What follows belongs to an exercise in optimizing a design on an open flow for small area and a short achievable clock period; a production flow would make more cautious choices.
Only simulation tests tie the RTL to the original design; equivalence was not proved.
Some runs may be left out. An edit can pass the tests and still lose a function that they never use.
Power is estimated from default activity; no workload was simulated.

==> flow/design.v, too long to show whole: its modules and the start of the top module <==
// module gng_lzd: 144 lines
// module gng_coef: 3384 lines
// module gng_coef_c0: 1971 lines
// module gng_interp: 1444 lines
module gng_interp (
    input clk,
    input rstn,
    input valid_in,
    input [63:0] data_in,
    output reg valid_out,
    output reg [15:0] data_out
);
  // ...
==> flow/run.sh <==
#!/bin/bash
# synth_recipe.tcl (not shown) runs the flow's synth.tcl, then flattens the netlist and writes it again
# the make line also repeats each setting of config.mk as NAME=value (left out here)
make -C /OpenROAD-flow-scripts/flow DESIGN_CONFIG=/design/flow/config.mk WORK_HOME=/design/flow/orfs CLKGATE_MAP_FILE= SYNTH_SCRIPT=/design/flow/synth_recipe.tcl finish
==> flow/config.mk <==
export PLATFORM = sky130hd
export DESIGN_NAME = gng_interp
export DESIGN_NICKNAME = gng_interp
export VERILOG_FILES = /design/flow/design.v
export SDC_FILE = /design/flow/constraint.sdc
export NUM_CORES = 4
export LEC_CHECK = 0
export ABC_AREA = 1
export CAP_MARGIN = 20
export CORE_MARGIN = 2
export CORE_UTILIZATION = 45
export SETUP_SLACK_MARGIN = 4.8
export SLEW_MARGIN = 20
export SYNTH_MEMORY_MAX_BITS = 16384
==> flow/constraint.sdc <==
create_clock -name core_clock -period 8.0 [get_ports {clk}]
set_input_delay 1.6000 -clock core_clock [delete_from_list [all_inputs] [get_ports {clk}]]
set_output_delay 1.6000 -clock core_clock [all_outputs]
set_load 0.01 [all_outputs]
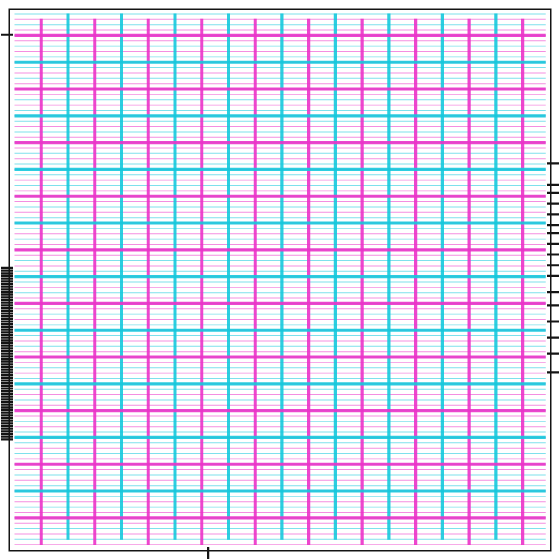
Fig. 1. Supply network (run 1).
Pins as bars on the die edge.
| colour | net |
|---|---|
| magenta | VSS |
| cyan | VDD |
met1 rails: 100
signal pins: 84
met5 straps: 19
rows: 99

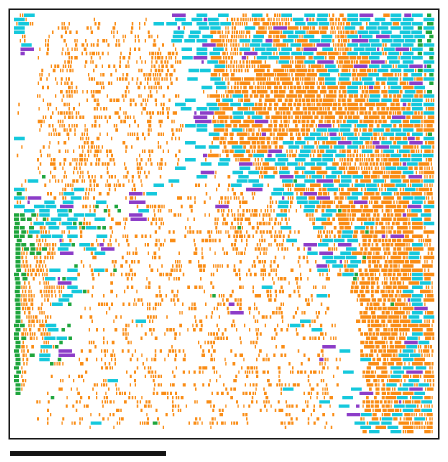
Fig. 2. Cell classes on the final placement (run 1).
Bar = 100 microns.
| colour | class | cells |
|---|---|---|
| green | other buffers and delay cells | 118 |
| cyan | flops | 486 |
| purple | clock drivers and dummy loads | 97 |
| orange | combinational and other logic | 3721 |
fraction of area in registers: 0.269
total number of placement rows: 99
final core occ: 0.499
core area: 72600 sq um

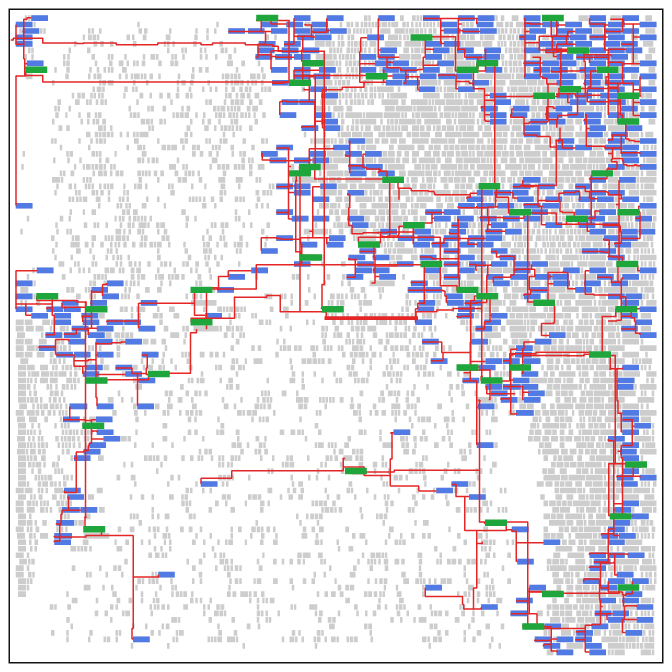
Fig. 3. Clock network drawn from the DEF (run 1).
[blue] flip-flops | count: 486
[green] clock drivers | count: 52
[red] clock wires | length: 6370 microns
flops lie: spread over the die
latest clock arrival within the worst-skew pair: 0.67 ns
setup skew after layout: 0.0746 ns
clock share of power: 0.186

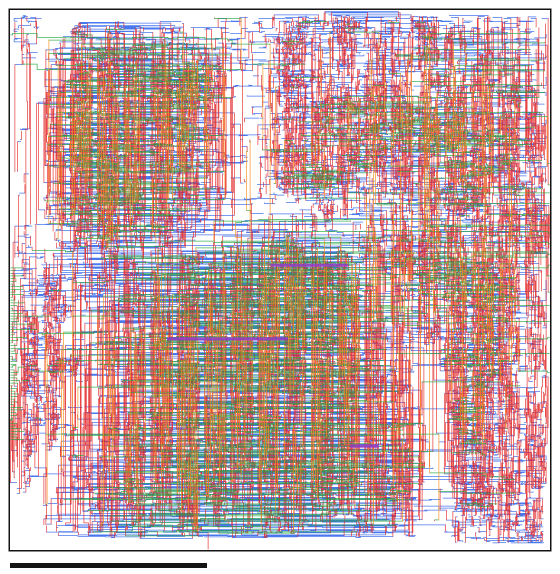
Fig. 4. Wiring by layer (run 1).
Bar = 100 microns.
| colour | layer | wire length |
|---|---|---|
| orange | metal 4 | 15100 microns |
| green | metal 3 | 27.1 mm |
| blue | metal 1 | 62.6 mm |
| red | metal 2 | 71.5 mm |
| purple | metal 5 | 110 microns |

==> flow_summary.toml, run 1 <==
[outcome]
run_status = "timing/DRC/antenna clean"

[critical_path]
timing.critical_path.depth = 7
critical_path.n_buffers_inverters = 0
worst_setup_path_start_kind = "register"
number_of_cells_on_the_worst_reg_to_reg_path = 7
max_stage_delay_ns = 0.81
timing.critical_path.required_ns = 8.60
timing.critical_path.cells = "nand2_2 -> nand2_1 -> nor2_1 -> nand2_1 -> o21ai_0 -> nand4_1 -> nor2_1"
timing.critical_path.slowest_stage_cell = "o21ai_0"
critical_path_arrival_ns = 4.11
crit_family = "simple AND/OR/NAND/NOR gates"

[cells_and_area]
buffer_area_frac = 0.0299
synth_to_final_area_change_pct = 10.3
finish.net_count = 4777
antenna_cells_inserted = 4
multi_input_gates = 3109
clock_cell_area_share = 0.0514
repair_and_plain_buffers = 118
non_clock_inverter_total_of_the_final_layout = 612
multi_input_gate_share_of_the_layout_cell_area = 0.552

[cts]
cts.reportedPaths.clkPinSlew_ns = 0.07
htree_levels = 2
tritoncts = "done"
clock_sinks = 486
ctsLongestPathBuffers = 3

[synthesis]
synth_top_family_by_area = "simple AND/OR/NAND/NOR gates"
synthXorXnorAreaFrac = 0.0753
synth_cell_type_count = 51
area_share_of_the_largest_cell_type_after_synthesis = 0.297
proportion_of_synthesized_area_in_mux_cells = 0
yosys.area_share.adder = 0.174
most_frequently_used_flop_master_after_synthesis = "dfxtp_1"
top_cells_by_area_synth = "dfxtp_1, fa_1, nand2_1"
synth_enable_flop_cells = 0

[route]
drt_first_pass_iters = 12
routed_antenna_nets = 0
routed_via_density = 6.49
detail_route.iter0.violations = 6026

[timing]
fmax_mhz = 285
finalHoldViolations = 0
timing.slew.headroom = 0.222
max_slew.worst_pin.slew_ns = 1.16
final_critical_path_setup_slack_ns = 4.49
totalNegativeSetupSlack_ns = 0
setup_viol = 0

[global_route]
grt_start_max_net_pins = 26
grt_overflow = 0
via_count_of_the_first_global_routing_pass = 34500

[die]
die_x_microns = 274
taps = 959
start_util = 0.452
die_outline_area_sq_um = 75100

[placed_design]
post-dp-hpwl_microns = 130000
placedInstanceArea_sq_um = 34200
gp_routability_congestion = 1.16
numPortBuffers = 83

[run]
max_cap_viol_count = 0

[worst_hold_path]
min_delay_path_depth = 0
## run 1: power breakdown
| part | internal, mW | switching (mW) |
|---|---|---|
| clock | 1.49 | 1.12 |
| sequential | 3.26 | 0.760 |
| combinational | 2.84 | 4.55 |
| total | 7.59 | 6.42 |
## run 1: per-layer routing
metal | vias to the layer above | track usage | wire length [microns]
met2 | 3242 | 0.679 | 71500
met3 | 1034 | 0.207 | 27100
met4 | 6 | 0.294 | 15100
met1 | 16400 | 0.545 | 62600
met5 | - | 0.00706 | 110
li1 | 14200 | - | -
## run 1: cells in the final DEF (no fill, tap or decap), drive strengths merged, types with 14 or more instances in the layout
cell type	count
a31oi	20
xnor2	17
o31ai	14
o22ai	239
nand4	97
nor3	106
clkbuf	61
clkinv	24
nand3	269
buf	35
or2	14
inv	608
fa	209
xor2	265
nand2	872
dfxtp	486
nor2	435
a21oi	150
o21ai	218
ha	122
clkdlybuf4s50	67
## run 1: what timing repair did
item,CTS,global route
hold endpoints to repair,0,0
gates resized for setup,19,22
hold buffers,0,0
buffers inserted,5,0
setup endpoints to repair,44,45
pin swaps,0,0
--- run 2: outline of the changes from run 1 ---
flow/design.v: 6946 -> 6776 lines; modules unchanged: 2
  gng_coef: edited, 3384 -> 3276 lines
  gng_coef_c0: edited, 1971 -> 1909 lines
--- a/flow/config.mk
+++ b/flow/config.mk
@@ -10,5 +10,5 @@
 export CORE_MARGIN = 2
 export CORE_UTILIZATION = 45
-export SETUP_SLACK_MARGIN = 4.8
+export SETUP_SLACK_MARGIN = 5
 export SLEW_MARGIN = 20
 export SYNTH_MEMORY_MAX_BITS = 16384
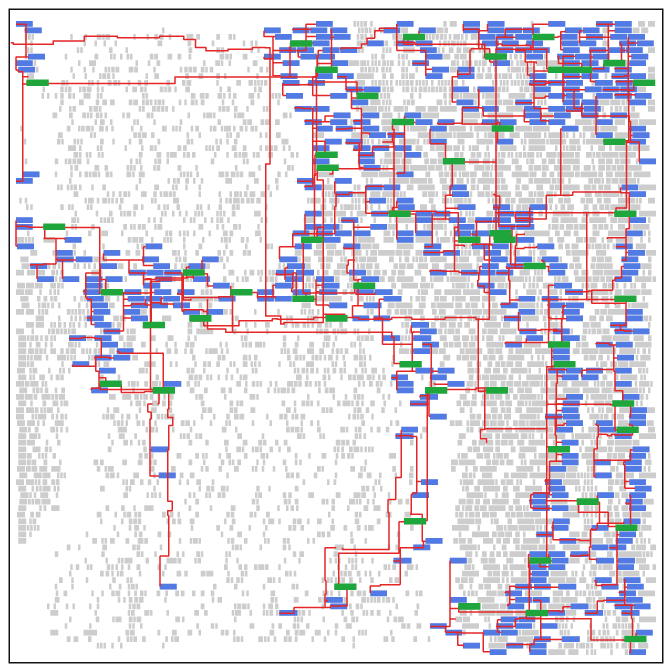
Fig. 5. Clock network drawn from the DEF (run 2).
[red] clock wires | length: 6220 microns
[green] clock drivers | count: 52
[blue] flip-flops | count: 486
flops lie: spread over the die
routed clock nets: 53
Clock net power: 2.58 mW
clock share of power: 0.195
setup skew after layout: 0.0559 ns

==> run 2 against run 1 <==
Against the previous run: clock-buffer cell count grew 7; die area shrank 2.2%; cell area shrank 1.6%; worst setup slack gained 0.096 ns; area after synthesis shrank 2.3%; clock skew shrank 0.019 ns; via count shrank 5.4%; hold slack lost 0.017 ns; clock power is essentially flat; first-iteration DRC count shrank 3.9%.
==> flow_summary.toml, run 2 <==
[die]
die_outline_area_sq_um = 73400
start_util = 0.456
total_number_of_placement_rows = 97

[placed_design]
placedInstanceArea_sq_um = 33400
gp_routability_congestion = 1.20
post-dp-hpwl_microns = 119000
numPortBuffers = 83

[critical_path]
max_stage_delay_ns = 1.05
worst_setup_path_start_kind = "register"
timing.critical_path.required_ns = 8.49
crit_family = "flip-flops"
critical_path.n_buffers_inverters = 1
number_of_cells_on_the_worst_reg_to_reg_path = 7
timing.critical_path.slowest_stage_cell = "dfxtp_1"
timing.critical_path.cells = "nand2_2 -> inv_1 -> nor2_1 -> nand3_1 -> o22ai_1 -> a21boi_0 -> nand3b_1"

[global_route]
via_count_of_the_first_global_routing_pass = 32400
most_utilized_layer_in_the_global_route_result = "met2"
global_route.usage.met1 = 0.509
met3_track_demand_over_resource = 0.175

[timing]
finalHoldViolations = 0
fmax_mhz = 293
timing.slew.headroom = 0.202
totalNegativeSetupSlack_ns = 0
max_slew.worst_pin.slew_ns = 1.19

[cells_and_area]
seq_area_frac = 0.275
repair_and_plain_buffers = 121
finish.net_count = 4589
multi_input_gates = 2905
multi_input_gate_share_of_the_layout_cell_area = 0.543
antenna_cells_inserted = 8
clock_cell_area_share = 0.0515
mostFrequentLayoutCells = "nand2_1, inv_1, dfxtp_1, nor2_1, xor2_1"
buffer_area_frac = 0.0308

[synthesis]
synth_cell_type_count = 55
synth_enable_flop_cells = 0

[outcome]
run_status = "timing/DRC/antenna clean"

[cts]
ctsLongestPathBuffers = 3
latest_clock_arrival_within_the_worst_skew_pair_ns = 0.64
htree_levels = 2

[route]
m1_wire_length_microns = 57300
routed_antenna_nets = 0
routed_via_density = 6.37
route.met3.wl_microns = 22700
drt_first_pass_iters = 12

[run]
max_cap_viol_count = 0

[pwr]
total_switching_power_mw = 5.76
pwr-share-seq = 0.298
p_int_mw = 7.47
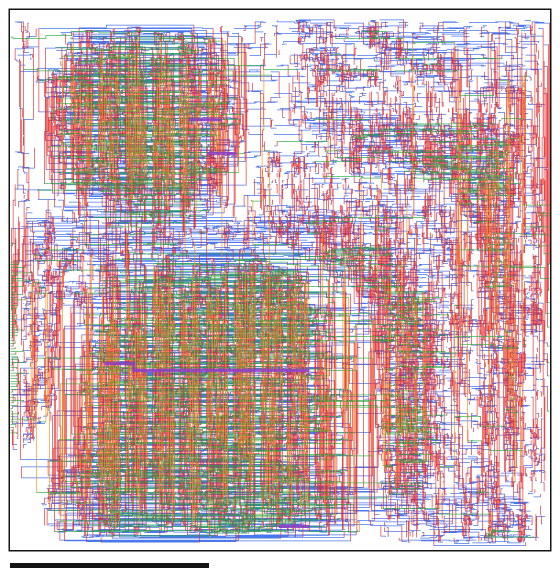
Fig. 6. Wiring by layer (run 2).
Bar = 100 microns.
| colour | layer | wire length |
|---|---|---|
| blue | metal 1 | 57.3 mm |
| purple | metal 5 | 146 microns |
| green | metal 3 | 22.7 mm |
| orange | metal 4 | 13800 microns |
| red | metal 2 | 63.2 mm |

-- run 2: cell count changes in the layout (fill, tap and decap cells not counted), sizes merged, moves of 7 or more --
cell	before	now
clkinv	24	16
nand3	269	253
nor4	1	11
nand2	872	737
a21oi	150	118
o21ai	218	159
inv	608	627
nor2	435	387
nand4	97	129
nor3	106	136
clkbuf	61	68
-- run 2: logic make-up after synthesis --
group / count (synthesis) / share of synthesized area
buffers and inverters: 825 / 0.0995
AO/OA/AOI/OAI: 616 / 0.113
adder cells (fa/ha/maj): 331 / 0.178
AND/OR/NAND/NOR: 1676 / 0.229
XOR/XNOR: 282 / 0.0770
flip-flops: 486 / 0.303
-- run 2: power groups by stage --
stage	combinational (mW)	sequential, mW	clock (mW)
after floorplan	5.00	3.53	0
after global placement	6.31	3.92	0
after detailed placement	6.58	3.94	0
after CTS	6.67	3.90	2.61
after global routing	7.72	3.99	2.70
final	6.71	3.94	2.58
-- run 2: timing repair --
item | CTS | global route
endpoints found under the setup margin | 74 | 82
endpoints found under the hold margin | 0 | 0
hold buffers | 0 | 0
pin swaps | 0 | 5
resized for setup | 44 | 73
buffers inserted | 6 | 4
==> run 3: too many edits to list; what changed since run 2 <==
flow/design.v: 6776 -> 7226 lines; modules unchanged: 2
  gng_coef_c2: new, 1897 lines
  gng_coef_k1: new, 1825 lines
  gng_interp: edited, 1444 -> 1448 lines
  removed: gng_coef
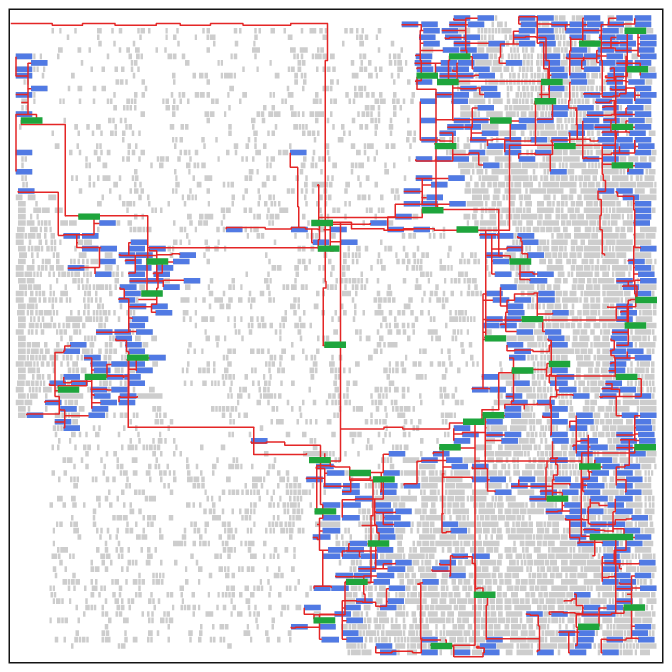
Fig. 7. Clock network drawn from the DEF (run 3).
[green] clock drivers | count: 52
[blue] flip-flops | count: 506
[red] clock wires | length: 6030 microns
routed clock nets: 53
flops lie: spread over the die
setup skew after layout: 0.0340 ns
latest clock arrival within the worst-skew pair: 0.61 ns
Clock net power: 2.56 mW

==> run 3 against run 2 <==
Against the previous run: still clean; sequential power rose by 4%; non-clock buffer count fell by 10; wire length fell by 1.8%; die area rose by 4.3%; clock skew fell by 0.022 ns; cell area rose by 3.2%; area after synthesis rose by 4.4%; clock power barely moved; hold slack improved by 0.015 ns; largest cell class unchanged.
==> flow_summary.toml, run 3 <==
[timing]
max_slew.worst_pin.slew_ns = 1.14
timing.slew.headroom = 0.232
finalHoldViolations = 0
fmax_mhz = 328

[critical_path]
number_of_cells_on_the_worst_reg_to_reg_path = 10
timing.critical_path.required_ns = 8.44
max_stage_delay_ns = 0.61
crit_family = "simple AND/OR/NAND/NOR gates"
worst_setup_path_start_kind = "register"
timing.critical_path.cells = "nand2_2 -> nand2_1 -> inv_1 -> nand2_1 -> nor2_1 -> nand2_1 -> o21ai_0 -> nand2_1 -> a21oi_1 -> nand2_1"

[global_route]
via_count_of_the_first_global_routing_pass = 33400

[pwr]
seq-power_mw = 4.11
total_switching_power_mw = 6.09
powerComb_mw = 7.16
dominant_power_group = "combinational cells"
clkPwrFrac = 0.185
pwr-share-seq = 0.297

[cts]
cts_hold_repair.buffers = 0
cts_setup_buffers = 5
htree_levels = 2
post_cts.resized_instances = 33

[placed_design]
post-dp-hpwl_microns = 118000
gp_routability_congestion = 1.10
placedInstanceArea_sq_um = 34800
numPortBuffers = 83

[synthesis]
synth_enable_flop_cells = 0

[route]
routed_via_density = 6.22
routed_antenna_nets = 0

[die]
total_number_of_placement_rows = 100
die_outline_area_sq_um = 76600
start_util = 0.452

[run]
max_cap_viol_count = 0

[outcome]
run_status = "timing/DRC/antenna clean"
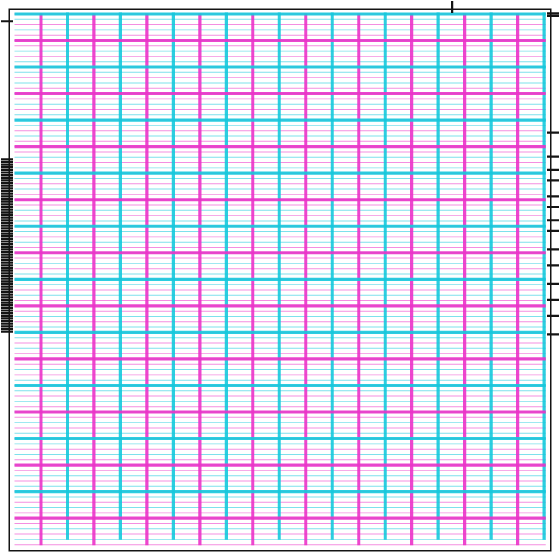
Fig. 8. Supply network (run 3).
Pins as bars on the die edge.
| colour | net |
|---|---|
| cyan | VDD |
| magenta | VSS |
met5 straps: 20
rows: 100
met1 rails: 101
met4 straps: 20
signal pins: 84

==> run 3: cell types whose count changed after synthesis, sizes merged, moves of 4 or more <==
cell | previous run | this run
nor2 | 387 | 394
a21oi | 118 | 158
dfxtp | 486 | 506
nor3 | 136 | 132
nor3b | 1 | 6
nand3 | 253 | 266
nand3b | 5 | 9
nand2 | 737 | 825
inv | 623 | 637
clkbuf | 151 | 135
nand4 | 129 | 120
buf | 49 | 60
==> run 3: metal layers <==
metal  up-vias  wire length (microns)  GRT usage
li1      14300                      -          -
met1     15900                  60600      0.515
met2      2629                  64100      0.589
met3       668                  19800      0.117
met4         4                   9690      0.196
met5         -                     86          0
==> run 3: cells by family after synthesis <==
group,share of synthesized area
adder cells (fa/ha/maj),0.171
flip-flops,0.303
buffers and inverters,0.0989
XOR/XNOR,0.0740
AO/OA/AOI/OAI,0.116
AND/OR/NAND/NOR,0.238
==> run 3: layout make-up <==
class,count,area share
Antenna cell,2,0.000136
Clock buffer,67,0.0389
Clock inverter,28,0.0107
Inverter,641,0.0661
Multi-Input combinational cell,3051,0.546
Sequential cell,506,0.277
Tap cell,969,0.0330
Timing Repair Buffer,111,0.0278
==> run 4, diff against run 3 <==
--- a/flow/config.mk
+++ b/flow/config.mk
@@ -9,6 +9,8 @@
 export CAP_MARGIN = 20
 export CORE_MARGIN = 2
 export CORE_UTILIZATION = 45
+export CTS_CLUSTER_DIAMETER = 100
+export CTS_CLUSTER_SIZE = 30
 export SETUP_SLACK_MARGIN = 5
 export SLEW_MARGIN = 20
 export SYNTH_MEMORY_MAX_BITS = 16384
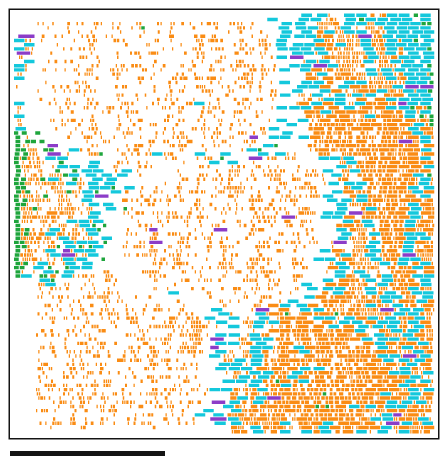
Fig. 9. Cell classes on the final placement (run 4).
Bar = 100 microns.
| colour | class | cells |
|---|---|---|
| purple | clock drivers and dummy loads | 33 |
| green | other buffers and delay cells | 111 |
| cyan | flops | 506 |
| orange | combinational and other logic | 3692 |

==> run 4 against run 3 <==
Against the previous run: still clean on timing, DRC and antenna; sequential cell count unchanged; critical path depth down 2; die area unchanged; area after synthesis stayed put; core utilization decreased by 1.4 points; sequential share of layout area is 0.82 points higher; cell area down 2.8%; cell count shrank 1.1%; synthesized cell count did not move; global-route usage decreased by 0.97 points; clock skew is 0.0093 ns higher; largest cell class unchanged.
==> flow_summary.toml, run 4 <==
[synthesis]
synth.most_common_cell = "nand2_1"
synth_nets = 4791
ys_seq_area_frac = 0.303
synth_enable_flop_cells = 0

[global_route]
grt_start_max_net_pins = 31
via_count_of_the_first_global_routing_pass = 32500

[route]
routed_via_density = 6.16
detail_route.wirelength_microns = 150000
routed_antenna_nets = 0

[cts]
clock_sinks = 506
cts_setup_buffers = 5
number_of_clock_buffers_inserted_by_tritoncts = 24
htree_levels = 1
latest_clock_arrival_within_the_worst_skew_pair_ns = 0.64
post_cts.resized_instances = 33
cts_hold_repair.buffers = 0

[die]
total_number_of_placement_rows = 100
start_util = 0.452

[placed_design]
placedInstanceArea_sq_um = 34800
numPortBuffers = 83
gp_routability_congestion = 1.10
post-dp-hpwl_microns = 118000

[timing]
timing.slew.headroom = 0.224
finalHoldViolations = 0
finalClockSkew_ns = 0.0433
max_slew.worst_pin.slew_ns = 1.15
fmax_mhz = 322

[critical_path]
timing.critical_path.cells = "nand2_2 -> nand2_1 -> a21oi_1 -> nand3_1 -> o21ai_0 -> nand3_1 -> nor2_1 -> nand3_1"
worst_setup_path_start_kind = "register"
number_of_cells_on_the_worst_reg_to_reg_path = 8
timing.critical_path.required_ns = 8.42
max_stage_delay_ns = 0.61

[outcome]
run_status = "timing/DRC/antenna clean"

[run]
max_cap_viol_count = 0

[pwr]
power_mw = 12.4
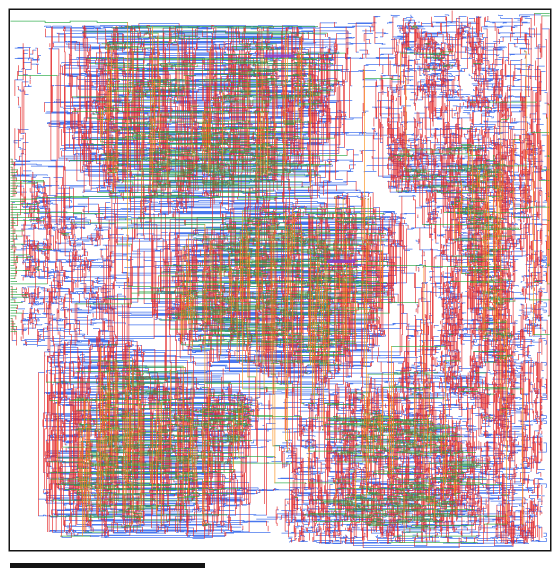
Fig. 10. Wiring by layer (run 4).
Bar = 100 microns.
| colour | layer | wire length |
|---|---|---|
| red | metal 2 | 62.8 mm |
| purple | metal 5 | 26.7 microns |
| green | metal 3 | 18900 microns |
| orange | metal 4 | 8790 microns |
| blue | metal 1 | 59.8 mm |
gr usage total: 0.383
DR WL/cell: 28.3 microns

run 4: cell counts after synthesis:
Identical to the previous run, type by type.
run 4: layer usage:
layer  global-route usage  wire length, microns  vias up
li1                     -                     -    14200
met2                0.576                 62800     2369
met3                0.112                 18900      563
met5                    0                    26        -
met4                0.177                  8790        4
met1                0.507                 59800    15600
run 4: power by group:
part	switching [mW]	internal, mW
logic	4.08	2.79
registers	0.717	3.36
clock network	0.884	0.593
total	5.68	6.75
run 4: kinds of logic (layout without fill, tap and decap cells):
group / Yosys count / in the layout / synth area share
DFF: 506 / 506 / 0.303
and+or+nand+nor: 1780 / 1780 / 0.238
buffers and inverters: 836 / 785 / 0.0989
xor gates and xnor gates: 283 / 283 / 0.0740
other: 0 / 3 / 0
adders and majority gates: 331 / 331 / 0.171
AOI/OAI and AO/OA: 657 / 657 / 0.116
run 4: area by class of cell:
type                            instances  area [sq um]
Sequential cell                       506         10200
Antenna cell                            3          7.51
Tap cell                              969          1210
Timing Repair Buffer                  111          1020
Inverter                              641          2430
Clock buffer                           25           614
Multi-Input combinational cell       3051         20100
Fill cell                            7172         38400
Clock inverter                          8           161
==> run 5, diff against run 4 <==
--- a/flow/config.mk
+++ b/flow/config.mk
@@ -9,8 +9,7 @@
 export CAP_MARGIN = 20
 export CORE_MARGIN = 2
 export CORE_UTILIZATION = 45
-export CTS_CLUSTER_DIAMETER = 100
-export CTS_CLUSTER_SIZE = 30
+export CTS_BUF_LIST = sky130_fd_sc_hd__clkbuf_8
 export SETUP_SLACK_MARGIN = 5
 export SLEW_MARGIN = 20
 export SYNTH_MEMORY_MAX_BITS = 16384
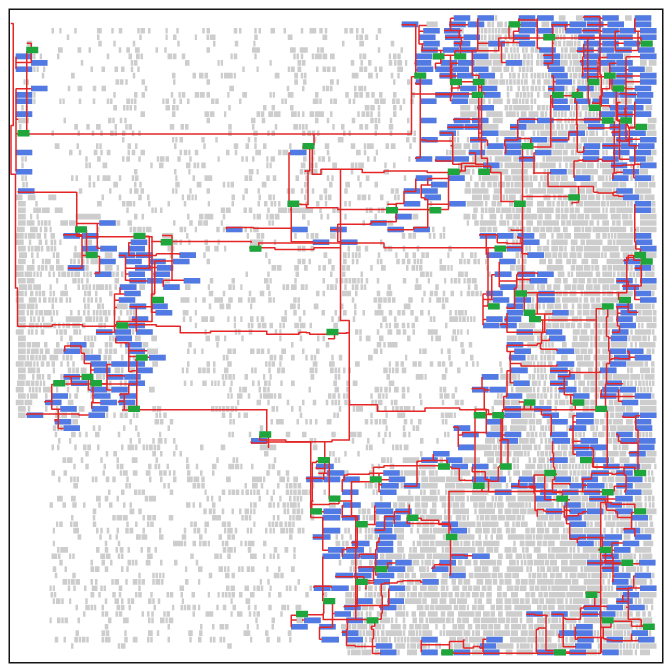
Fig. 11. Clock network drawn from the DEF (run 5).
[red] clock wires | length: 6790 microns
[green] clock drivers | count: 85
[blue] flip-flops | count: 506
routed clock nets: 86
flops lie: spread over the die

==> run 5 against run 4 <==
Against the previous run: cell area up 2.8%; clock-buffer cell count rose by 77; die area unchanged; area after synthesis unchanged; critical path depth grew 2; still clean; cell count rose by 2.2%; power increased by 8.9%; clock skew increased by 0.036 ns; critical path type unchanged; sequential power hardly changed; non-clock buffer count stayed put; sequential share of layout area fell by 0.77 points.
==> flow_summary.toml, run 5 <==
[outcome]
run_status = "timing/DRC/antenna clean"

[pwr]
total_switching_power_mw = 6.06
clk-power_mw = 2.39
power_mw = 13.5
power.switching_fraction = 0.447
dominant_power_group = "combinational cells"
clkPwrFrac = 0.176
seq-power_mw = 4.10
p_int_mw = 7.48
pwr-share-seq = 0.303
powerComb_mw = 7.05

[critical_path]
worst_setup_path_start_kind = "register"
max_stage_delay_ns = 0.61
timing.critical_path.required_ns = 8.56
timing.critical_path.cells = "nand2_2 -> nand2_1 -> inv_1 -> nand2_1 -> nor2_1 -> nand2_1 -> o21ai_0 -> nand2_1 -> a21oi_1 -> nand2_1"
number_of_cells_on_the_worst_reg_to_reg_path = 10

[cts]
cts_hold_repair.buffers = 0
number_of_clock_buffers_inserted_by_tritoncts = 85
latest_clock_arrival_within_the_worst_skew_pair_ns = 0.73
htree_levels = 3

[route]
detail_route.wl_per_cell_microns = 28.3
detail_route.wirelength_microns = 153000
routed_antenna_nets = 0

[timing]
finalHoldViolations = 0
fmax_mhz = 324
timing.slew.headroom = 0.239
max_slew.worst_pin.slew_ns = 1.13

[placed_design]
placedInstanceArea_sq_um = 34800
post-dp-hpwl_microns = 118000

[synthesis]
synth_enable_flop_cells = 0
ys_seq_area_frac = 0.303
synth.most_common_cell = "nand2_1"
synth_nets = 4791

[global_route]
grt_start_max_net_pins = 19

[run]
max_cap_viol_count = 0

[cells_and_area]
final.fill_count = 7020
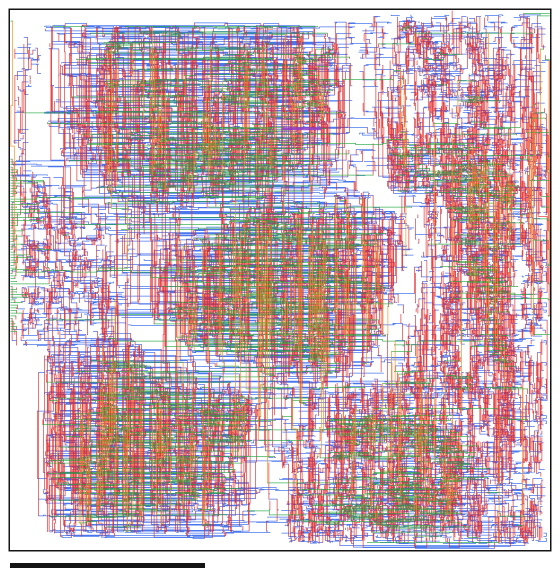
Fig. 12. Wiring by layer (run 5).
Bar = 100 microns.
| colour | layer | wire length |
|---|---|---|
| green | metal 3 | 20.1 mm |
| blue | metal 1 | 60.1 mm |
| orange | metal 4 | 9870 microns |
| purple | metal 5 | 18.4 microns |
| red | metal 2 | 63.3 mm |

[run 5: metal layers]
| layer | routed length, microns | track usage |
|---|---|---|
| met1 | 60100 | 0.509 |
| met2 | 63300 | 0.582 |
| met3 | 20100 | 0.129 |
| met4 | 9870 | 0.201 |
| met5 | 18 | 0 |
[run 5: cell families after synthesis]
family | Yosys count | synth area share
fa+ha+maj | 331 | 0.171
compound gates | 657 | 0.116
xor+xnor | 283 | 0.0740
flops | 506 | 0.303
simple gates | 1780 | 0.238
buf+inv | 836 | 0.0989
[run 5: repair_timing]
| action | CTS | global route |
|---|---|---|
| buffers inserted | 3 | 2 |
| pin swaps | 0 | 0 |
| setup endpoints to repair | 63 | 56 |
| gates resized for setup | 37 | 53 |
[run 5: cell type report]
| type | instances | area [sq um] | share of cell area |
|---|---|---|---|
| multi-input combinational | 3051 | 20100 | 0.547 |
| sequential | 506 | 10200 | 0.278 |
| inverter | 641 | 2420 | 0.0660 |
| clock buffer | 102 | 1400 | 0.0383 |
| tap | 969 | 1210 | 0.0331 |
| timing repair buffer | 111 | 1020 | 0.0279 |
| clock inverter | 49 | 367 | 0.00999 |
| antenna | 1 | 2.50 | 0.0000682 |
==> run 6, diff against run 5 <==
--- a/flow/config.mk
+++ b/flow/config.mk
@@ -8,8 +8,7 @@
 export ABC_AREA = 1
 export CAP_MARGIN = 20
 export CORE_MARGIN = 2
-export CORE_UTILIZATION = 45
-export CTS_BUF_LIST = sky130_fd_sc_hd__clkbuf_8
+export CORE_UTILIZATION = 50
 export SETUP_SLACK_MARGIN = 5
 export SLEW_MARGIN = 20
 export SYNTH_MEMORY_MAX_BITS = 16384
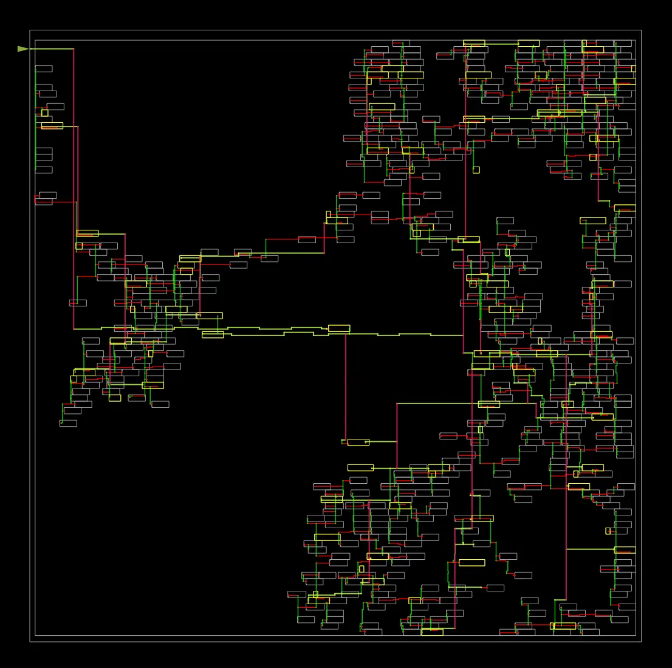
Fig. 13. The clock network (run 6).
setup skew after layout: 0.0553 ns
total clock sinks: 506
latest clock arrival within the worst-skew pair: 0.64 ns
Clock net power: 2.48 mW

==> run 6 against run 5 <==
Against the previous run: cell count down 3.0%; clock power up 4%; area after synthesis did not move; first-iteration DRC count rose by 26%; via count up 1.8%; largest power group unchanged.
==> flow_summary.toml, run 6 <==
[cells_and_area]
seq_area_frac = 0.279
seq_area_sq_um = 10200
final.fill_count = 5844
antenna_cells_inserted = 1
multi_input_logic_area_sq_um = 20100
max_ffs_per_register = 95
most_common_cell_after_layout_fill_and_taps_aside = "nand2_1"
finish.net_count = 4760
multi_input_gate_share_of_the_layout_cell_area = 0.549
nClkBuffers = 59
dominant-cell-class = "multi-input gates"
non_clock_inverter_total_of_the_final_layout = 641
repair_and_plain_buffers = 112
seq_cell_count = 506
buffer_area_frac = 0.0280

[critical_path]
timing.critical_path.required_ns = 8.48
worst_setup_path_start_kind = "register"

[synthesis]
ys_seq_area_frac = 0.303
synth.most_common_cell = "nand2_1"
yosys.area_share.adder = 0.171
synth_nets = 4791
yosys.area_share.simple = 0.238
synth-compound-area-share = 0.116
synthXorXnorAreaFrac = 0.0740
proportion_of_synthesized_area_in_mux_cells = 0

[cts]
number_of_clock_buffers_inserted_by_tritoncts = 50
cts_hold_repair.buffers = 0
htree_levels = 2
tritoncts = "done"

[placed_design]
post-dp-hpwl_microns = 110000
placedInstanceArea_sq_um = 34700

[pwr]
power.combinational.fraction = 0.524
power_mw = 13.9
p_int_mw = 7.64
seq-power_mw = 4.15
total_switching_power_mw = 6.30
clkPwrFrac = 0.178
pwr-share-seq = 0.298
powerComb_mw = 7.31
power.switching_fraction = 0.452

[global_route]
global_route.usage.met2 = 0.641
grt_start_max_net_pins = 19
global_route.usage.met1 = 0.524
met3_track_demand_over_resource = 0.146
most_utilized_layer_in_the_global_route_result = "met2"

[route]
routed_antenna_nets = 0
routed-wl-met2_microns = 63000
top_layer = "met4"
detailroute.via_count = 34100
route.met3.wl_microns = 20700
detail_route.wl_per_cell_microns = 28.6
m1_wire_length_microns = 54600

[die]
taps = 864

[outcome]
run_status = "timing/DRC/antenna clean"

[run]
max_cap_viol_count = 0

[timing]
timing.slew.headroom = 0.253
fmax_mhz = 329
fin_crit_sh = 0.380
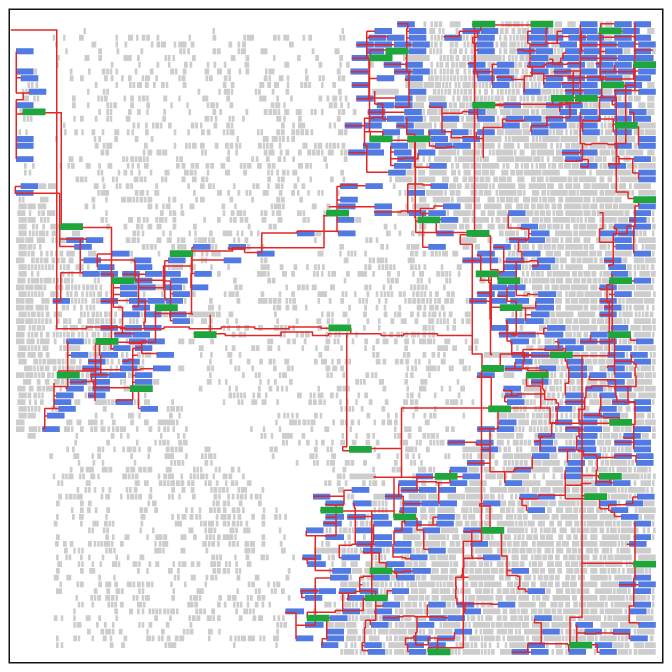
Fig. 14. Clock network drawn from the DEF (run 6).
[green] clock drivers | count: 50
[red] clock wires | length: 5900 microns
[blue] flip-flops | count: 506
routed clock nets: 51
flops lie: spread over the die

-- run 6: cell count changes in the layout (fill, tap and decap cells not counted), moves of 5 or more --
cell | previous run | this run
dlygate4sd2_1 | 10 | 16
clkbuf_8 | 102 | 6
clkbuf_16 | 0 | 50
clkinv_2 | 20 | 15
clkdlybuf4s15_1 | 5 | 0
inv_1 | 624 | 608
-- run 6: logic make-up (layout without fill, tap and decap cells) --
logic type | Yosys count | count (layout)
and+or+nand+nor | 1780 | 1780
buffers and inverters | 836 | 845
AOI/OAI and AO/OA | 657 | 657
DFF | 506 | 506
adders and majority gates | 331 | 331
xor gates and xnor gates | 283 | 283
other | 0 | 1
-- run 6: critical path, cell delays in order (launching register included) --
cell and delay [ns]:
dfxtp_1 0.61, inv_1 0.30, nand2_1 0.20, nand2_1 0.22, nand2_1 0.12, nor2_1 0.48, nand3_1 0.21, nor3_2 0.39
o21ai_0 0.20, nor2_1 0.12, nand2_1 0.05
-- run 6: timing repair --
item                                    4_1_cts  5_1_grt
gates resized for setup                      34       54
setup buffers                                 6        0
endpoints found under the setup margin       65       53
==> run 7, diff against run 6 <==
==> flow/flow/run.sh (new file) <==
#!/bin/bash
set -euo pipefail
MARGIN=$(cat flow/margin.txt)
sed -E "s/SETUP_SLACK_MARGIN=[-0-9.]+/SETUP_SLACK_MARGIN=${MARGIN}/" standard.sh > standard_margin.sh
grep -q "SETUP_SLACK_MARGIN=${MARGIN} " standard_margin.sh
bash standard_margin.sh > flow_make.log 2>&1
==> flow/flow/margin.txt (new file) <==
5.3
==> flow/standard.sh (new file) <==
#!/bin/bash
# synth_recipe.tcl (not shown) runs the flow's synth.tcl, then flattens the netlist and writes it again
# the make line also repeats each setting of config.mk as NAME=value (left out here)
make -C /OpenROAD-flow-scripts/flow DESIGN_CONFIG=/design/flow/config.mk WORK_HOME=/design/flow/orfs CLKGATE_MAP_FILE= SYNTH_SCRIPT=/design/flow/synth_recipe.tcl "${@:-finish}"
--- a/flow/config.mk
+++ b/flow/config.mk
@@ -8,7 +8,7 @@
 export ABC_AREA = 1
 export CAP_MARGIN = 20
 export CORE_MARGIN = 2
-export CORE_UTILIZATION = 50
+export CORE_UTILIZATION = 45
 export SETUP_SLACK_MARGIN = 5
 export SLEW_MARGIN = 20
 export SYNTH_MEMORY_MAX_BITS = 16384
removed: flow/run.sh
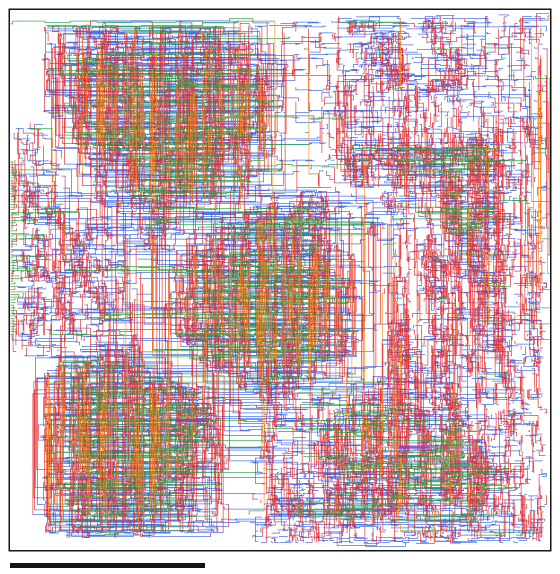
Fig. 15. Wiring by layer (run 7).
Bar = 100 microns.
| colour | layer | wire length |
|---|---|---|
| red | metal 2 | 59.7 mm |
| green | metal 3 | 18700 microns |
| orange | metal 4 | 9000 microns |
| blue | metal 1 | 54.9 mm |
| purple | metal 5 | 27.6 microns |
gr usage total: 0.361
detailed-route wire length: 142000 microns

==> run 7 against run 6 <==
Against the previous run: cell count rose by 2.5%; register-to-register slack improved by 0.27 ns; largest cell class unchanged; clock-buffer cell count rose by 10; hold slack got worse by 0.0067 ns; still clean on timing, DRC and antenna; wire length fell by 5.4%.
==> flow_summary.toml, run 7 <==
[critical_path]
timing.critical_path.required_ns = 8.45
number_of_cells_on_the_worst_reg_to_reg_path = 6
critical_path.n_buffers_inverters = 0
crit_family = "simple AND/OR/NAND/NOR gates"
timing.critical_path.cells = "nand2_1 -> nand2_1 -> nor2_1 -> nand4_1 -> nand4_1 -> nor3_1"
worst_setup_path_start_kind = "register"
timing.critical_path.slowest_stage_cell = "dfxtp_1"
max_stage_delay_ns = 0.76
timing.critical_path.depth = 6

[timing]
timing.slew.headroom = 0.337
finalClockSkew_ns = 0.0351
fin_crit_sh = 0.346
fmax_mhz = 361

[route]
detail_route.wl_per_cell_microns = 26.4
routed_antenna_nets = 0
detailroute.via_count = 33000

[cells_and_area]
finish.net_count = 4786
max_ffs_per_register = 95
most_common_cell_after_layout_fill_and_taps_aside = "nand2_1"
antenna_cells_inserted = 0

[synthesis]
synth-compound-area-share = 0.116
cell_count_after_synthesis = 4393
synth.most_common_cell = "nand2_1"
proportion_of_synthesized_area_in_mux_cells = 0
yosys.area_share.adder = 0.171
synth_largest_area_cell = "dfxtp_1"
synthXorXnorAreaFrac = 0.0740
ys_seq_area_frac = 0.303
yosys.area_share.simple = 0.238
synth_nets = 4791

[cts]
tritoncts = "done"
ctsLongestPathBuffers = 3
number_of_clock_buffers_inserted_by_tritoncts = 53
clock_sinks = 506
cts_setup_buffers = 16
post_cts.resized_instances = 184
htree_levels = 2
latest_clock_arrival_within_the_worst_skew_pair_ns = 0.63
cts_hold_repair.buffers = 0

[outcome]
run_status = "timing/DRC/antenna clean"

[die]
total_number_of_placement_rows = 100
top_level_ports = 84

[global_route]
grt_start_max_net_pins = 19

[run]
max_cap_viol_count = 0

[placed_design]
post-dp-hpwl_microns = 108000
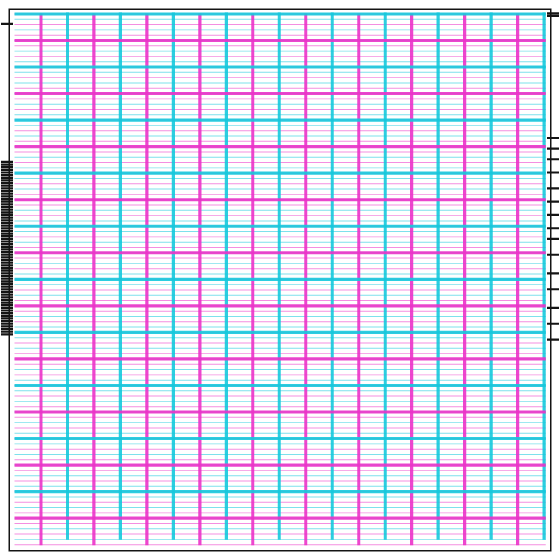
Fig. 16. Supply network (run 7).
Pins as bars on the die edge.
| colour | net |
|---|---|
| magenta | VSS |
| cyan | VDD |
rows: 100
met1 rails: 101
met4 straps: 20
met5 straps: 20
signal pins: 84
vertical die dimension: 277 microns
DIE WIDTH: 277 microns
worst IR drop on VDD: 0.000244 V

-- run 7: cell counts after synthesis --
Identical to the previous run, type by type.
-- run 7: through the flow --
stage	power (mW)	std cells	area [sq um]	utilization	hold slack, ns
3_3_place_gp	10.4	5263	34700	0.469	0.311
6_report	13.9	5401	37700	0.509	0.314
3_5_place_dp	10.7	5263	34700	0.469	0.312
2_1_floorplan	8.81	4393	33600	-	0.310
5_1_grt	15.2	5401	37700	0.509	0.322
4_1_cts	13.5	5378	36900	0.498	0.325
-- run 7: area by class of cell --
type	count	area (sq um)
inverters	641	2450
flip-flops and latches	506	10400
fillers	7135	36400
well taps	969	1210
clock buffers	69	1490
clock inverters	30	423
multi-input cells	3051	20500
repair buffers	135	1300
-- run 7: routing by layer --
layer / track usage / wire length, microns / up-vias
li1: - / - / 14300
met1: 0.463 / 54900 / 15500
met2: 0.548 / 59700 / 2487
met3: 0.119 / 18700 / 681
met4: 0.173 / 9000 / 4
met5: 0 / 27 / -
-- run 7: power by group --
part           leakage [nW]  switching [mW]  internal (mW)
combinational          14.1            4.12           3.01
sequential             4.26           0.719           3.39
clock                 0.932            1.07           1.58
total                  19.3            5.90           7.98
==> run 8, diff against run 7 <==
==> flow/flow/margin.txt (replaced) <==
5.45
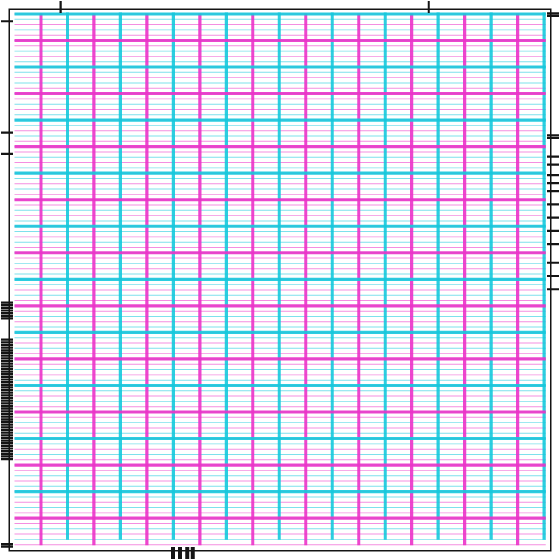
Fig. 17. Supply network (run 8).
Pins as bars on the die edge.
| colour | net |
|---|---|
| magenta | VSS |
| cyan | VDD |
met5 straps: 20
signal pins: 84
met1 rails: 101
met4 straps: 20

==> run 8 against run 7 <==
Against the previous run: global-route usage grew 2.5 points; combinational power is about 20% higher; wire length increased by 13%; register-to-register slack improved by 0.03 ns; critical path type unchanged; cell area rose by 7.5%; clock skew increased by 0.036 ns; still clean.
==> flow_summary.toml, run 8 <==
[outcome]
run_status = "timing/DRC/antenna clean"

[cts]
htree_levels = 2
ctsLongestPathBuffers = 3
clock_sinks = 506
cts_hold_repair.buffers = 0
cts_setup_buffers = 88
tritoncts = "done"
post_cts.resized_instances = 368

[pwr]
peakVddDrop_v = 0.000232
power.static_leakage_nw = 20.6
power_mw = 15.3

[cells_and_area]
final-instance-count-excl-fill = 5594
utilization = 0.547
final_design_area_no_fill_sq_um = 40500
finish.net_count = 4978
max_ffs_per_register = 95
mostFrequentLayoutCells = "nand2_1, inv_1, dfxtp_1, nor2_1, nand3_1"
drive_above_1_share = 0.189
most_common_cell_after_layout_fill_and_taps_aside = "nand2_1"

[placed_design]
post-dp-hpwl_microns = 110000
dpl.cell_count = 5278
preCtsSetupSlack_ns = 4.54
placedInstanceArea_sq_um = 34900

[timing]
fmax_mhz = 365
finalClockSkew_ns = 0.0710
finalHoldViolations = 0
max_slew.worst_pin.slew_ns = 0.903
fin_crit_sh = 0.343
timing.slew.headroom = 0.397
worst_hold_slack_ns = 0.281

[synthesis]
synth_nets = 4791
synth_largest_area_cell = "dfxtp_1"
cell_count_after_synthesis = 4393
synth_cell_type_count = 58
synth.most_common_cell = "nand2_1"
synth_area_sq_um = 33500
ys_seq_area_frac = 0.303

[route]
detail_route.wl_per_cell_microns = 28.8
detailroute.via_count = 35000
detail_route.wirelength_microns = 161000
routed_antenna_nets = 0

[critical_path]
number_of_cells_on_the_worst_reg_to_reg_path = 10
timing.critical_path.required_ns = 8.52
worst_setup_path_start_kind = "register"

[die]
die_x_microns = 277
total_number_of_placement_rows = 100
top_level_ports = 84
die_h_microns = 277
start_util = 0.452

[run]
max_cap_viol_count = 0

[global_route]
groute.usage.overall = 0.386
grt_start_max_net_pins = 19
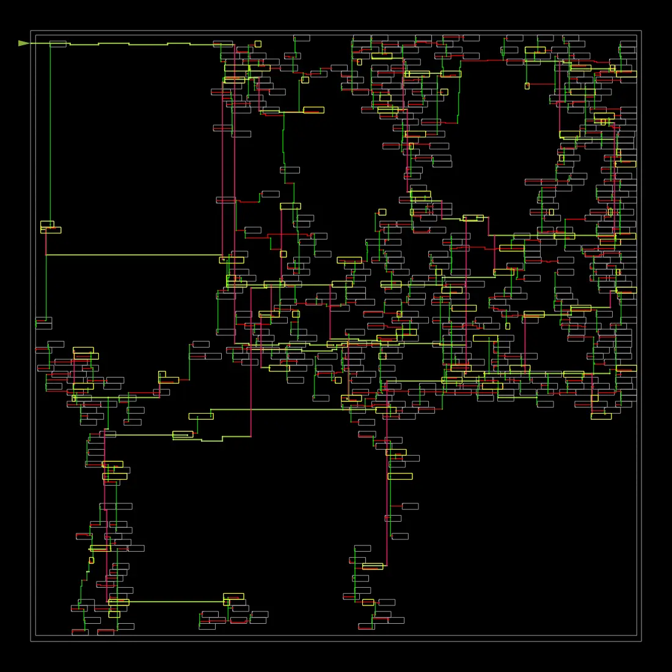
Fig. 18. The clock network (run 8).
Clock net power: 2.71 mW
number of clock buffers inserted by TritonCTS: 55
clock buffers: 61
latest clock arrival within the worst-skew pair: 0.67 ns

[run 8: routing by layer]
layer  vias up  part of all wire  global-route usage  wire, microns
met4         4              0.10               0.284          16800
met3      1077              0.11              0.0867          17700
li1      14700                 -                   -              -
met1     16400              0.35               0.458          56300
met2      2894              0.44               0.616          70400
met5         -           0.00018                   0             29
[run 8: where the power goes]
part	total (mW)	internal, mW	switching (mW)
sequential	4.05	3.40	0.650
clock	2.71	1.57	1.14
combinational	8.55	3.53	5.02
total	15.3	8.50	6.80
[run 8: final cells by class]
cell class	count	area [sq um]
fill	6573	33500
sequential	506	10400
antenna	3	7.51
clock buffer	61	1430
timing repair buffer	325	2920
multi-input combinational	3051	21600
clock inverter	38	522
tap	969	1210
inverter	641	2470
[run 8: cells by family after synthesis]
family          Yosys count  synth area share
simple gates           1780             0.238
buf+inv                 836            0.0989
compound gates          657             0.116
flops                   506             0.303
fa+ha+maj               331             0.171
xor+xnor                283            0.0740
[run 8: critical path, stage by stage, from the launching register on]
cell	delay, ns
dfxtp_2	0.34
fa_2	0.67
ha_4	0.24
nand2_2	0.10
a21oi_1	0.07
nor2_2	0.19
nand2_4	0.15
a21oi_4	0.18
nand2_4	0.08
fa_2	0.51
inv_1	0.03

-- static timing again, ports no longer ideal --
The results above use ideal ports. As a check the final layouts listed here were re-extracted and re-timed, cells and wires unchanged.
Step 1 sets driving cells, clkbuf_16 on the clock port and buf_2 on the other inputs (assumed; they add their load-dependent delay and slew).
Step 2 moves the port delays by t, midway between the first and last clock arrival at a register: inputs arrive t later, outputs are due t later. That takes back most of the time a late clock gives input paths.
Three values: ideal, step 1, step 2; two values: the first two.
run | shift t [ns] | slack for setup (ns) | hold WS [ns] | latest minus earliest clock arrival (ns) | cell pins on the clock port's net
run 1 | 0.690 | 4.487 / 4.487 / 4.395 | 0.325 / 0.325 / 0.325 | 0.076 / 0.076 | 1
run 2 | 0.683 | 4.583 / 4.583 / 4.541 | 0.308 / 0.308 / 0.308 | 0.057 / 0.057 | 1
run 3 | 0.664 | 4.955 / 4.955 / 4.550 | 0.323 / 0.323 / 0.323 | 0.034 / 0.034 | 1
run 4 | 0.686 | 4.894 / 4.894 / 4.613 | 0.332 / 0.332 / 0.332 | 0.044 / 0.044 | 1
run 5 | 0.756 | 4.909 / 4.909 / 4.545 | 0.317 / 0.317 / 0.317 | 0.083 / 0.083 | 1
run 6 | 0.676 | 4.961 / 4.954 / 4.546 | 0.321 / 0.321 / 0.321 | 0.057 / 0.057 | 1
run 7 | 0.674 | 5.233 / 5.233 / 4.712 | 0.314 / 0.314 / 0.314 | 0.035 / 0.035 | 1
run 8 | 0.702 | 5.258 / 5.238 / 4.825 | 0.281 / 0.281 / 0.281 | 0.073 / 0.072 | 1
After both steps setup and hold are still met in every run listed. For run 7, which loses most, drivers alone change the setup slack by 0.000 ns; drivers and shift together by -0.521 ns.
